Background: an optimization exercise with open tools, aiming at small area, a short achievable clock period and few clock cycles. Do not read the settings as production practice. The RTL was checked by simulation tests, not by an equivalence proof against the original design. Power figures rest on the tool's default switching activity, not on a simulated workload.

File: design/flow/constraint.sdc
create_clock -name core_clock -period 20.0 [get_ports {clk}]
set_input_delay 4.0000 -clock core_clock [delete_from_list [all_inputs] [get_ports {clk}]]
set_output_delay 4.0000 -clock core_clock [all_outputs]
set_load 0.01 [all_outputs]
File: design/flow/design.v
module si_inst_fetch #(
    parameter PC_START  = 32'h8000_0000, 
    parameter INST_DW   = 32,
    parameter INST_AW   = 32
)(
    input                   clk,
    input                   rst,
    input                   control_en_i,
    input   [INST_AW-1:0]   control_pc_i,
    output  [INST_AW-1:0]   current_pc_o,
    output                  inst_en_o,
    output  [INST_AW-1:0]   inst_addr_o,
    input   [INST_DW-1:0]   inst_i,
    output  [INST_DW-1:0]   inst_o
);
reg [INST_AW-1:0]   pc ;
reg [INST_AW-1:0]   addr ;
always @( posedge clk ) begin
    if( rst == 1'b1 ) begin
        pc <= PC_START + 4 ;
        addr <= PC_START ;
    end else begin
        if( control_en_i ) begin
            pc <= control_pc_i + 4 ;
            addr <= control_pc_i ;
        end else begin
            pc <= pc + 4 ;
            addr <= pc ;
        end
    end
end
assign current_pc_o = addr ;
assign inst_addr_o = addr ;
assign inst_en_o = ( rst != 1'b1 ) ;
assign inst_o = inst_i ;
endmodule
module si_inst_decode #(
    parameter INST_DW   = 32,
    parameter INST_AW   = 32,
    parameter MEM_AW    = 32,
    parameter REG_DW    = 32,
    parameter REG_AW    = 5,
    parameter ALUOP_DW  = 5
) (
    input                   clk,
    input                   rst,
    input   [INST_DW-1:0]   inst_i,
    output                  rs1_en_o,
    output  [REG_AW-1:0]    rs1_addr_o,
    input   [REG_DW-1:0]    rs1_dout_i,
    output                  rs2_en_o,
    output  [REG_AW-1:0]    rs2_addr_o,
    input   [REG_DW-1:0]    rs2_dout_i,
    output  [ALUOP_DW-1:0]  alu_opcode_o,
    output  [REG_DW-1:0]    operand_1_o,
    output  [REG_DW-1:0]    operand_2_o,
    output                  branch_en_o,
    output  [INST_AW-1:0]   branch_offset_o,
    output                  jump_en_o,
    output  [INST_AW-1:0]   jump_offset_o,
    output                  mem_ren_o,
    output                  mem_wen_o,
    output  [INST_DW-1:0]   mem_din_o,
    output                  id_wb_en_o,
    output                  id_wb_sel_o,
    output  [REG_AW-1:0]    id_wb_addr_o 
);
localparam ALU_OP_NOP   = 5'd0 ;
localparam ALU_OP_ADD   = 5'd1 ;
localparam ALU_OP_MUL   = 5'd2 ;
localparam ALU_OP_BNE   = 5'd3 ;
localparam ALU_OP_JAL   = 5'd4 ;
localparam ALU_OP_LUI   = 5'd5 ;
localparam ALU_OP_AUIPC = 5'd6 ;
localparam ALU_OP_AND   = 5'd7 ;
localparam ALU_OP_SLL   = 5'd8 ;
localparam ALU_OP_SLTI  = 5'd9 ;
localparam ALU_OP_BLT   = 5'd10 ;
wire [6:0] inst_op;
wire [4:0] inst_rd;
wire [2:0] inst_funct3;
wire [4:0] inst_rs1, inst_rs2;
wire [6:0] inst_funct7;
wire [REG_DW-1:0] operand_rs_imm ;
assign inst_op = inst_i[6:0];
assign inst_rd = inst_i[11:7];
assign inst_funct3 = inst_i[14:12];
assign inst_rs1 = inst_i[19:15];
assign inst_rs2 = inst_i[24:20];
assign inst_funct7 = inst_i[31:25];
wire [11 : 0]   imm_i ;
wire [31 : 0]   imm_u ;
wire [12 : 0]   imm_b ;
wire [20 : 0]   imm_j ;
wire [11 : 0]   imm_s ;
assign imm_i    = inst_i[31:20];
assign imm_u    = {inst_i[31:12], 12'b0};
assign imm_b    = {inst_i[31], inst_i[7], inst_i[30:25], inst_i[11:8], 1'b0};
assign imm_j    = {inst_i[31], inst_i[19:12], inst_i[20], inst_i[30:21], 1'b0};
assign imm_s    = {inst_i[31:25], inst_i[11:7]};
wire op_nop, op_add, op_addi, op_mul, op_bne, op_jal, op_jalr, op_lui;
wire op_auipc, op_and, op_sll, op_slti, op_blt, op_sw, op_lw;
assign op_add = (inst_op == 7'b011_0011) && (inst_funct3 == 3'b000) && (inst_funct7 == 7'b000_0000);
assign op_addi= (inst_op == 7'b001_0011) && (inst_funct3 == 3'b000);
assign op_mul = (inst_op == 7'b011_0011) && (inst_funct3 == 3'b000) && (inst_funct7 == 7'b000_0001);
assign op_bne = (inst_op == 7'b110_0011) && (inst_funct3 == 3'b001);
assign op_jal = (inst_op == 7'b110_1111);
assign op_jalr= (inst_op == 7'b110_0111) && (inst_funct3 == 3'b000);
assign op_lui = (inst_op == 7'b011_0111);
assign op_auipc = (inst_op == 7'b001_0111);
assign op_and = (inst_op == 7'b011_0011) && (inst_funct3 == 3'b111) && (inst_funct7 == 7'b000_0000);
assign op_sll = (inst_op == 7'b011_0011) && (inst_funct3 == 3'b001) && (inst_funct7 == 7'b000_0000);
assign op_slti= (inst_op == 7'b001_0011) && (inst_funct3 == 3'b010);
assign op_blt = (inst_op == 7'b110_0011) && (inst_funct3 == 3'b100);
assign op_sw  = (inst_op == 7'b010_0011 ) && (inst_funct3 == 3'b010 );
assign op_lw  = (inst_op == 7'b000_0011 ) && (inst_funct3 == 3'b010 );
assign alu_opcode_o =   ( rst == 1'b1   ) ?   ALU_OP_NOP     :
                        ( op_mul      )   ?   ALU_OP_MUL     :
                        ( op_add      )   ?   ALU_OP_ADD     :
                        ( op_and      )   ?   ALU_OP_AND     :
                        ( op_sll      )   ?   ALU_OP_SLL     :
                        ( op_addi     )   ?   ALU_OP_ADD     :
                        ( op_slti     )   ?   ALU_OP_SLTI    :
                        ( op_lw       )   ?   ALU_OP_ADD     :
                        ( op_sw       )   ?   ALU_OP_ADD     :
                        ( op_blt      )   ?   ALU_OP_NOP     :
                        ( op_lui      )   ?   ALU_OP_ADD     :
                        ( op_jal      )   ?   ALU_OP_NOP     :
                                              ALU_OP_NOP     ;
wire op_u, op_j, op_b, op_i, op_s, op_r, op_imm;
assign op_u = op_lui || op_auipc;
assign op_j = op_jal;
assign op_i = op_jalr || op_lw || op_slti || op_addi;
assign op_b = op_blt || op_bne;
assign op_s = op_sw;
assign op_r = op_mul || op_add || op_and || op_sll;
assign op_imm = op_i || op_u || op_j;
assign rs1_en_o = (!rst) && (op_r || op_b || op_s || op_i);
assign rs1_addr_o = (rs1_en_o)? inst_rs1: 'b0;
assign rs2_en_o = (!rst) && (op_r || op_b || op_s);
assign rs2_addr_o = (rs2_en_o)? inst_rs2: 'b0;
assign operand_rs_imm = (op_i) ? {{(32-12){imm_i[11]}}, imm_i} :
                        (op_s) ? {{(32-12){imm_s[11]}}, imm_s} :
                        (op_b) ? {{(32-13){imm_b[12]}}, imm_b} :
                        (op_u) ? imm_u : 
                        (op_j) ? {{(32-21){imm_j[20]}}, imm_j} : 0;
assign operand_1_o = (rs1_en_o) ? rs1_dout_i : 0;
assign operand_2_o = (op_imm) ? operand_rs_imm : 
                     ( rs2_en_o & !op_sw & !op_blt) ? rs2_dout_i : 0;
assign branch_en_o     = (rst != 1'b1) & (op_blt & (rs1_dout_i < rs2_dout_i));
assign branch_offset_o = operand_rs_imm;
assign jump_en_o     = (rst != 1'b1) & op_jal;
assign jump_offset_o = operand_rs_imm;
assign mem_ren_o  = op_lw;
assign mem_wen_o  = op_sw;
assign mem_din_o = rs2_dout_i;
assign id_wb_en_o = op_u || op_i || op_r || op_j;
assign id_wb_sel_o = op_lw;
assign id_wb_addr_o = (id_wb_en_o)? inst_rd: 'b0;
endmodule 
module si_alu #(
    parameter PC_START  = 32'h8000_0000, 
    parameter INST_DW   = 32,
    parameter INST_AW   = 32,
    parameter REG_DW    = 32,
    parameter ALUOP_DW  = 5
)(
    input                   clk,
    input                   rst,
    input   [ALUOP_DW-1:0]  alu_opcode_i,
    input   [REG_DW-1:0]    operand_1_i,
    input   [REG_DW-1:0]    operand_2_i,
    output      [REG_DW-1:0]    alu_result_o,
    input   [INST_AW-1:0]   current_pc_i,
    input                   branch_en_i,
    input   [INST_AW-1:0]   branch_offset_i,
    input                   jump_en_i,
    input   [INST_AW-1:0]   jump_offset_i,
    output                      control_en_o,
    output      [INST_AW-1:0]   control_pc_o
);
localparam ALU_OP_NOP   = 5'd0 ;
localparam ALU_OP_ADD   = 5'd1 ;
localparam ALU_OP_MUL   = 5'd2 ;
localparam ALU_OP_BNE   = 5'd3 ;
localparam ALU_OP_JAL   = 5'd4 ;
localparam ALU_OP_LUI   = 5'd5 ;
localparam ALU_OP_AUIPC = 5'd6 ;
localparam ALU_OP_AND   = 5'd7 ;
localparam ALU_OP_SLL   = 5'd8 ;
localparam ALU_OP_SLTI  = 5'd9 ;
localparam ALU_OP_BLT   = 5'd10 ;
reg [REG_DW-1:0] alu_result ;
always @(*) begin
    if( rst == 1'b1 ) begin
        alu_result = 0 ;
    end else begin
        case ( alu_opcode_i )
            ALU_OP_ADD:    alu_result = ( operand_1_i + operand_2_i ) ;
            ALU_OP_SLTI:   alu_result = ( $signed(operand_1_i) < $signed(operand_2_i) ) ? 1 : 0;
            ALU_OP_MUL:    alu_result = ( operand_1_i * operand_2_i ) ;
            ALU_OP_AND:    alu_result = ( operand_1_i & operand_2_i ) ;
            ALU_OP_SLL:    alu_result = ( operand_1_i << operand_2_i ) ;
            ALU_OP_NOP:    alu_result = 0 ;
            default:       alu_result = 0 ;
        endcase
    end
end
assign alu_result_o = (jump_en_i) ? (current_pc_i + 4) : (alu_result);
assign control_en_o = jump_en_i | branch_en_i;
assign control_pc_o = (jump_en_i)   ? (current_pc_i + jump_offset_i) :
                       (branch_en_i) ? (current_pc_i + branch_offset_i) : PC_START;
endmodule 
module si_mem_access #(
    parameter MEM_DW = 32,
    parameter MEM_AW = 32,
    parameter RAM_DW = 32,
    parameter RAM_AW = 32
)(
    input                   clk,
    input                   rst,
    input                   mem_ren_i,
    input                   mem_wen_i,
    input   [MEM_AW-1:0]    mem_addr_i,
    input   [MEM_DW-1:0]    mem_din_i,
    output  [MEM_DW-1:0]    mem_dout_o,
    output                  ram_ren_o,
    output                  ram_wen_o,
    output  [RAM_AW-1:0]    ram_addr_o,
    output  [RAM_DW-1:0]    ram_mask_o,
    output  [RAM_DW-1:0]    ram_din_o,
    input   [RAM_DW-1:0]    ram_dout_i
);
assign ram_ren_o = mem_ren_i ;
assign ram_wen_o = mem_wen_i ;
assign ram_addr_o = mem_addr_i ;
assign ram_mask_o = {(RAM_DW){1'b1}} ;
assign ram_din_o = mem_din_i ;
assign mem_dout_o = ram_dout_i ;
endmodule
module si_write_back #(
    parameter REG_DW = 32,
    parameter REG_AW = 5
)(
    input                   clk,
    input                   rst,
    input                   id_wb_en_i,
    input   [REG_AW-1:0]    id_wb_addr_i,
    input                   id_wb_sel_i,
    input   [REG_DW-1:0]    alu_result_i,
    input   [REG_DW-1:0]    mem_result_i,
    output                  wb_en_o,
    output  [REG_AW-1:0]    wb_addr_o,
    output  [REG_DW-1:0]    wb_data_o
);
assign wb_en_o      =   (rst == 1'b1)   ? 0 : id_wb_en_i ;
assign wb_addr_o    =   (rst == 1'b1)   ? 0 : id_wb_addr_i ;
assign wb_data_o    =   (rst == 1'b1)   ? 0 : 
                        (id_wb_sel_i)   ? mem_result_i  :   alu_result_i ;
endmodule
module si_regfile #(
    parameter REG_DW    = 32,
    parameter REG_AW    = 5
)(
    input                       clk,
    input                       rst,
    input                       wb_en_i,
    input       [REG_AW-1:0]    wb_addr_i,
    input       [REG_DW-1:0]    wb_data_i,
    input                       rs1_en_i,
    input       [REG_AW-1:0]    rs1_addr_i,
    output reg  [REG_DW-1:0]    rs1_data_o,
    input                       rs2_en_i,
    input       [REG_AW-1:0]    rs2_addr_i,
    output reg  [REG_DW-1:0]    rs2_data_o
);
integer i ;
reg [REG_DW-1:0] regfile [2**REG_AW-1:0] ;
always @(posedge clk ) begin
    if ( rst == 1'b1 ) begin
        for(i=0; i<2**REG_AW; i=i+1) begin
            regfile[ i ] <= {(REG_DW){1'b0}} ;
        end
    end else begin
        if ( (wb_en_i == 1'b1) && (wb_addr_i != 0) ) begin
            regfile[ wb_addr_i ] <= wb_data_i ;
        end 
    end
end
always @(*) begin
    if( rst == 1'b1 ) begin
        rs1_data_o = {(REG_DW){1'b0}} ;
    end else begin
        if ( rs1_en_i ) begin
            rs1_data_o = regfile[ rs1_addr_i ] ;
        end else begin
            rs1_data_o = {(REG_DW){1'b0}} ;
        end
    end
end
always @(*) begin
    if( rst == 1'b1 ) begin
        rs2_data_o = {(REG_DW){1'b0}} ;
    end else begin
        if ( rs2_en_i ) begin
            rs2_data_o = regfile[ rs2_addr_i ] ;
        end else begin
            rs2_data_o = {(REG_DW){1'b0}} ;
        end
    end
end
endmodule
module rvcpu_single_issue #(
    parameter PC_START  = 32'h8000_0000, 
    parameter INST_DW   = 32,
    parameter INST_AW   = 32,
    parameter MEM_DW    = 32,
    parameter MEM_AW    = 32,
    parameter RAM_DW    = 32,
    parameter RAM_AW    = 32,
    parameter REG_DW    = 32,
    parameter REG_AW    = 5,
    parameter ALUOP_DW  = 5
)(
    input                   clk,
    input                   rst,
    output                  inst_en_o,
    output  [INST_AW-1:0]   inst_addr_o,
    input   [INST_DW-1:0]   inst_i,
    output                  ram_ren_o,
    output                  ram_wen_o,
    output  [RAM_AW-1:0]    ram_addr_o,
    output  [RAM_DW-1:0]    ram_mask_o,
    output  [RAM_DW-1:0]    ram_din_o,
    input   [RAM_DW-1:0]    ram_dout_i
);
wire    [INST_DW-1:0]   inst            ;
wire    [ALUOP_DW-1:0]  alu_opcode      ;
wire    [REG_DW-1:0]    operand_1       ;
wire    [REG_DW-1:0]    operand_2       ;
wire                    branch_en       ;
wire    [INST_AW-1:0]   branch_offset   ;
wire                    jump_en         ;
wire    [INST_AW-1:0]   jump_offset     ;
wire                    mem_ren         ;
wire                    mem_wen         ;
wire                    id_wb_en        ;
wire                    id_wb_sel       ;
wire    [REG_AW-1:0]    id_wb_addr      ;
wire                    control_en      ;
wire    [INST_AW-1:0]   control_pc      ;
wire    [INST_AW-1:0]   current_pc      ;
wire    [REG_DW-1:0]    alu_result      ;
wire    [MEM_AW-1:0]    mem_addr        ;
wire    [MEM_DW-1:0]    mem_dout        ;
wire    [MEM_DW-1:0]    mem_din         ;
wire                    wb_en           ;
wire    [REG_AW-1:0]    wb_addr         ;
wire    [REG_DW-1:0]    wb_data         ;
wire                    rs1_en          ;
wire    [REG_AW-1:0]    rs1_addr        ;
wire    [REG_DW-1:0]    rs1_data        ;
wire                    rs2_en          ;
wire    [REG_AW-1:0]    rs2_addr        ;
wire    [REG_DW-1:0]    rs2_data        ;
si_inst_fetch #(
    .PC_START       ( PC_START      ),
    .INST_DW        ( INST_DW       ),
    .INST_AW        ( INST_AW       )
) SI_IF (
    .clk            ( clk           ),
    .rst            ( rst           ),
    .control_en_i   ( control_en    ),
    .control_pc_i   ( control_pc    ),
    .current_pc_o   ( current_pc    ),
    .inst_en_o      ( inst_en_o     ),
    .inst_addr_o    ( inst_addr_o   ),
    .inst_i         ( inst_i        ),
    .inst_o         ( inst          )
);
si_inst_decode #(
    .INST_DW        ( INST_DW       ),
    .INST_AW        ( INST_AW       ),
    .MEM_AW         ( MEM_AW        ),
    .REG_DW         ( REG_DW        ),
    .REG_AW         ( REG_AW        ),
    .ALUOP_DW       ( ALUOP_DW      )
) SI_ID (
    .clk            ( clk           ),
    .rst            ( rst           ),
    .inst_i         ( inst          ),
    .rs1_en_o       ( rs1_en        ),
    .rs1_addr_o     ( rs1_addr      ),
    .rs1_dout_i     ( rs1_data      ),
    .rs2_en_o       ( rs2_en        ),
    .rs2_addr_o     ( rs2_addr      ),
    .rs2_dout_i     ( rs2_data      ),
    .alu_opcode_o   ( alu_opcode    ),
    .operand_1_o    ( operand_1     ),
    .operand_2_o    ( operand_2     ),
    .branch_en_o    ( branch_en     ),
    .branch_offset_o( branch_offset ),
    .jump_en_o      ( jump_en       ),
    .jump_offset_o  ( jump_offset   ),
    .mem_ren_o      ( mem_ren       ),
    .mem_wen_o      ( mem_wen       ),
    .mem_din_o      ( mem_din       ),
    .id_wb_en_o     ( id_wb_en      ),
    .id_wb_sel_o    ( id_wb_sel     ),
    .id_wb_addr_o   ( id_wb_addr    )
);
si_alu #(
    .PC_START       ( PC_START      ),
    .INST_DW        ( INST_DW       ),
    .INST_AW        ( INST_AW       ),
    .REG_DW         ( REG_DW        ),
    .ALUOP_DW       ( ALUOP_DW      )
) SI_ALU (
    .clk            ( clk           ),
    .rst            ( rst           ),
    .alu_opcode_i   ( alu_opcode    ),
    .operand_1_i    ( operand_1     ),
    .operand_2_i    ( operand_2     ),
    .alu_result_o   ( alu_result    ),
    .current_pc_i   ( current_pc    ),
    .branch_en_i    ( branch_en     ),
    .branch_offset_i( branch_offset ),
    .jump_en_i      ( jump_en       ),
    .jump_offset_i  ( jump_offset   ),
    .control_en_o   ( control_en    ),
    .control_pc_o   ( control_pc    )
);
assign mem_addr = alu_result ;
si_mem_access #(
    .MEM_DW         ( MEM_DW        ),
    .MEM_AW         ( MEM_AW        ),
    .RAM_DW         ( RAM_DW        ),
    .RAM_AW         ( RAM_AW        )
) SI_MEM (
    .clk            ( clk           ),
    .rst            ( rst           ),
    .mem_ren_i      ( mem_ren       ),
    .mem_wen_i      ( mem_wen       ),
    .mem_addr_i     ( mem_addr      ),
    .mem_din_i      ( mem_din       ),
    .mem_dout_o     ( mem_dout      ),
    .ram_ren_o      ( ram_ren_o     ),
    .ram_wen_o      ( ram_wen_o     ),
    .ram_addr_o     ( ram_addr_o    ),
    .ram_mask_o     ( ram_mask_o    ),
    .ram_din_o      ( ram_din_o     ),
    .ram_dout_i     ( ram_dout_i    )
);
si_write_back #(
    .REG_DW         ( REG_DW        ),
    .REG_AW         ( REG_AW        )
) SI_WB (
    .clk            ( clk           ),
    .rst            ( rst           ),
    .id_wb_en_i     ( id_wb_en      ),
    .id_wb_addr_i   ( id_wb_addr    ),
    .id_wb_sel_i    ( id_wb_sel     ),
    .alu_result_i   ( alu_result    ),
    .mem_result_i   ( mem_dout      ),
    .wb_en_o        ( wb_en         ),
    .wb_addr_o      ( wb_addr       ),
    .wb_data_o      ( wb_data       )
);
si_regfile #(
    .REG_DW         ( REG_DW        ),
    .REG_AW         ( REG_AW        )
) SI_REG (
    .clk            ( clk           ),
    .rst            ( rst           ),
    .wb_en_i        ( wb_en         ),
    .wb_addr_i      ( wb_addr       ),
    .wb_data_i      ( wb_data       ),
    .rs1_en_i       ( rs1_en        ),
    .rs1_addr_i     ( rs1_addr      ),
    .rs1_data_o     ( rs1_data      ),
    .rs2_en_i       ( rs2_en        ),
    .rs2_addr_i     ( rs2_addr      ),
    .rs2_data_o     ( rs2_data      )
);
endmodule 
File: design/flow/config.mk
export PLATFORM = sky130hd
export DESIGN_NAME = rvcpu_single_issue
export DESIGN_NICKNAME = rvcpu_single_issue
export VERILOG_FILES = /design/flow/design.v
export SDC_FILE = /design/flow/constraint.sdc
export NUM_CORES = 8
export LEC_CHECK = 0
export CAP_MARGIN = 20
export CORE_MARGIN = 2
export CORE_UTILIZATION = 45
export PLACE_DENSITY = 0.6
export SETUP_SLACK_MARGIN = 0.3
export SLEW_MARGIN = 20
File: design/flow/run.sh
#!/bin/bash
# synth_recipe.tcl (not shown) runs the flow's synth.tcl, then flattens the netlist and writes it again
# the make line also repeats each setting of config.mk as NAME=value (left out here)
make -C /OpenROAD-flow-scripts/flow DESIGN_CONFIG=/design/flow/config.mk WORK_HOME=/design/flow/orfs CLKGATE_MAP_FILE= SYNTH_SCRIPT=/design/flow/synth_recipe.tcl finish
==> out/metrics.cfg <==
[final_layout]
layout_common_cells=nor2_1 (1517), buf_4 (1063), edfxtp_1 (1024), nand2_1 (773), inv_1 (524)
drive_above_1_share_pct=19.53
syn_to_final_growth_pct=21.21
fillers=16510
final_common_cell=nor2_1
layout.nets=10190

[route]
dr.pass1.iters=10
final_antenna_net_count=0
via_per_inst=6.897
drc=0
wire_per_inst_um=40.95
drt_iter0_markers=14260

[cts]
hold_buffers=0
cts.sinks=1088
clock_path_buffers=3
clkLatencyLatePin_ps=860
cts_buffers=121
cts_root_buf=clkbuf_16
clk_pin_slew_ps=60
cts_tree=done
htree_levels=3

[critical_path]
cpMostUsedCell=buf_4
end_kind=output pin
start_kind=primary input
cp_slowest_cell=o21ai_4
crit_type=primary input to output pin
critPathArrivalTime_ps=15670
critPathMaxFanout=10
required_ps=16000
max_stage_delay_ps=700

[power]
vdd_ir_drop_max_v=0.00007883
p_int_mw=3.890
leakage_nw=39.76
pwr-share-comb_pct=9.8
power_switching_mw=1.441
switching_share_pct=27.03
power_density_nw_per_um2=53.00
p_clk_share_pct=41.6
power_frac_seq_pct=48.6

[floorplan]
die_w_um=433.4
core_um2=183100
num_io_pins=197
fp-row-count=157
die_h_um=433.4
start_util_pct=45.33
dieArea_um2=187900

[global_route]
grt_pass1_wl_um=657500
grt_max_degree=101
grt_util_all_layers_pct=51.38
overflow=0
antenna_found_initial=39
grt_pass1_vias=79310

[timing]
setup-violations-final=0
maxSlewViolCount=0
fin_ws_ps=330.9
period_share_pct=98.35
tightestPinTransition_ps=1371
fmax_mhz=50.84
finalHoldViolations=0
slew_headroom_pct=8.006
worst_hold_slack_ps=498.1
min_period_ps=19670
rsz0062_at_grt=no
finalClockSkew_ps=73.49

[placed_design]
place_congestion=1.044
io_buffers=164
dp_worst_setup_slack_ps=-441.0
place_hpwl_um=350400

[synthesis]
synth_warnings=3
ys_ff_latch=1088
synth_area_um2=82990
ys_seq_area_share_pct=38.60
synthCells=8655
synthFlopType=edfxtp_1
synth.distinct_cells=114
synth-edff-count=1024
async_reset_ff_share_pct=0
avgSynthCellArea_um2=9.588

[flow_run]
maxCapViolCount=0

[status]
status=complete, no violations

[worst_hold_path]
hp-class=flop to flop

Testbench counts, summed over its fixed seeds: cycles 17,981.
[power by group through the flow]
stage	registers (mW)	clock network [mW]	logic (mW)
finish	2.59	2.22	0.522
global placement	2.63	0	0.476
CTS	2.59	2.19	0.480
global route	2.60	2.27	0.509
detailed placement	2.64	0	0.477
floorplan	2.62	0	0.227
[sequential cells by signal, indices dropped and copies added (netlist names)]
signal,cells
SI_IF.pc,32
SI_IF.addr,32
SI_REG.regfile,1024
[path summary, 6_finish.rpt]
| path | from | to | slack (ps) | depth (start not counted) |
|---|---|---|---|---|
| max | inst_i[4] | ram_addr_o[31] | 330 | 40 |
| min | SI_IF.pc[1] | SI_IF.pc[1] | 500 | 2 |
| max reg2reg | SI_REG.regfile[23][26] | SI_REG.regfile[22][31] | 9080 | 35 |
| min reg2reg | SI_IF.pc[1] | SI_IF.pc[1] | 500 | 2 |
[logic make-up after synthesis]
kind of cell | count (synthesis) | synth area share [%]
compound gates | 1731 | 14.89
xor+xnor | 177 | 2.017
fa+ha+maj | 661 | 13.67
buf+inv | 1304 | 6.605
flops | 1088 | 38.60
mux | 576 | 8.056
other cells | 2 | 0.009050
simple gates | 3116 | 16.15
[metrics by stage]
step	TNS, ps	cells	total power [mW]	cell area, µm²	util (%)
after detailed placement	-1277	11780	3.114	95880	52.37
after global routing	0	12020	5.378	100500	54.90
after CTS	0	12000	5.262	99940	54.59
after global placement	-1549	11780	3.111	95850	52.36
after floorplan	0	8717	2.849	83220	-
final	0	12050	5.331	100600	54.94
[Yosys cell counts, drive strengths merged, types with 17 or more instances]
library cell	instances	area share [%]
nor3	169	1.2
edfxtp	1024	37
a311oi	39	0.43
nand4	45	0.34
inv	539	2.4
mux2	92	1.2
nor4	30	0.23
or2	17	0.13
xor2	47	0.50
o311ai	24	0.27
clkbuf	437	2.0
nand3	176	1.1
o21ai	314	1.9
ha	251	3.8
a21o	50	0.45
buf	311	2.1
xnor2	121	1.3
and2	63	0.47
and3	66	0.50
o31ai	28	0.25
a2111oi	26	0.30
o22ai	51	0.38
nand2b	24	0.18
nor2	1531	6.9
a31oi	77	0.59
clkinv	17	0.077
o211ai	50	0.46
o21bai	25	0.23
nor2b	67	0.51
mux2i	420	5.1
or3	23	0.17
a221o	65	0.78
o2111ai	19	0.22
dfxtp	64	1.5
mux4	64	1.7
a22oi	41	0.38
a221oi	147	1.6
o221ai	41	0.43
fa	410	9.9
a211o	36	0.38
nand2	845	3.8
a21oi	324	2.0
a211oi	156	1.4
o21a	27	0.24
[metal layers]
| metal | routed length, µm | GRT usage, % | vias to the layer above |
|---|---|---|---|
| met5 | 228 | 0 | - |
| met4 | 54750 | 44.01 | 30 |
| met3 | 73110 | 20.12 | 2506 |
| met2 | 203900 | 74.61 | 7906 |
| met1 | 161400 | 59.17 | 40270 |
| li1 | - | - | 32390 |
[area by class of cell]
class / instances / area, µm² / area share (%)
Sequential cell: 1088 / 32030 / 31.84
Inverter: 556 / 2097 / 2.085
Clock inverter: 67 / 579.3 / 0.5759
Timing Repair Buffer: 1370 / 12320 / 12.25
Multi-Input combinational cell: 6327 / 47240 / 46.96
Antenna cell: 29 / 72.57 / 0.07215
Tap cell: 2464 / 3083 / 3.065
Clock buffer: 148 / 3167 / 3.148
[worst max-delay path: cells and delay by family]
| family | cells | cell delay, ps |
|---|---|---|
| buf+inv | 13 | 3050 |
| simple gates | 2 | 290 |
| fa+ha+maj | 8 | 3760 |
| compound gates | 7 | 2060 |
| xor+xnor | 10 | 2410 |
[timing repair]
action | 4_1_cts | 5_1_grt
gates cloned | 1 | 2
gates resized for setup | 48 | 90
buffers inserted | 7 | 13
pin swaps | 4 | 24
endpoints found under the setup margin | 9 | 12
**Metal layers overlaid**

Two of the layers only.
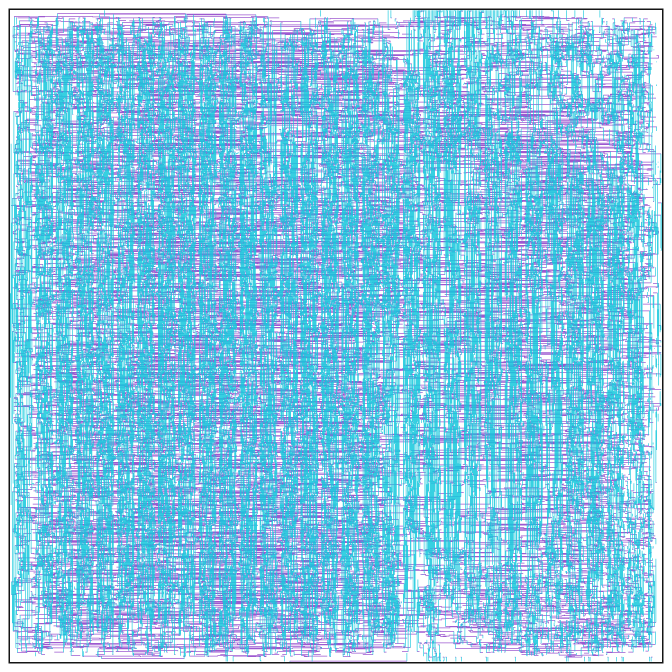
Key: metal 2 = cyan [wire length 204 mm]; metal 1 = purple [wire length 161 mm]

**M2 wires**

Cells faint in the background.
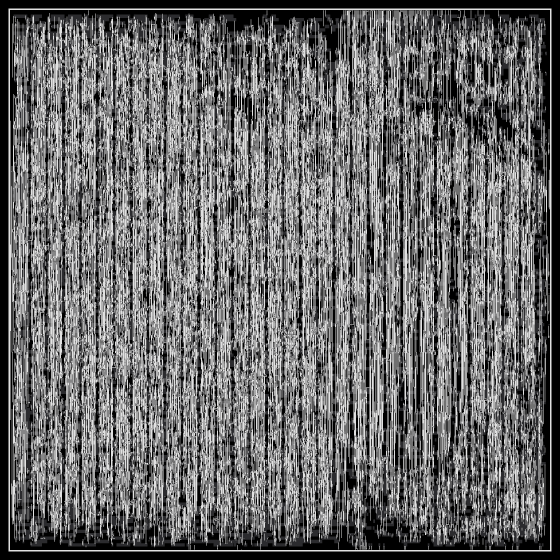
The layer carries 204 mm of wire. The wires run mostly vertical.
drt total wl: 493400 µm
Vias: 83100
global-route met2 utilization: 74.61%

**Local utilization**

Bar = 100 µm. The die is cut into 22 by 22 equal tiles; dark blue is low, red is high, 0 to 100% covered.
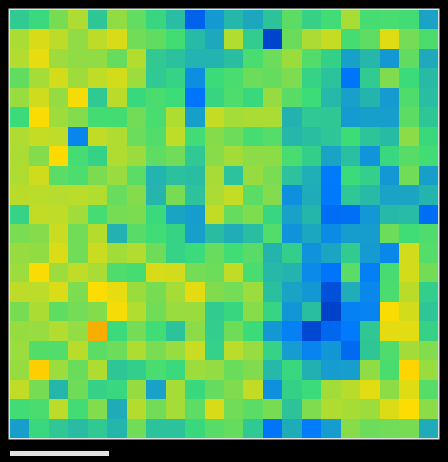
The fullest tile reaches 80%. 0.80% of the tiles are over 75% full. The mean over all tiles is 52%. The emptiest ninth of the die: east.

-- what the ideal ports hide --
Ports are ideal in the flow. The routed layout listed here was re-timed in OpenROAD.
Step 1, drivers: a clkbuf_16 drives clk and a buf_2 each remaining input, both assumed.
Step 2 adds t to the input delays and takes it off the output delays; t is the mean of the earliest and latest rising clock arrival at the registers after step 1. Input paths then give back, and output paths get back, about the clock's delay inside the block.
Three values: no drivers, after step 1, after step 2; two values: the first two.
t, ns: 0.926
setup WS [ns]: 0.331 / 0.289 / 0.289
hold WS [ns]: 0.498 / 0.498 / 0.498
clock arrival spread, ns: 0.073 / 0.073
worst slew at a driven data input, ns: 0.07
After both steps this run still meets setup and hold. For this run, drivers alone change the setup slack by -0.042 ns; drivers and shift together by -0.042 ns.
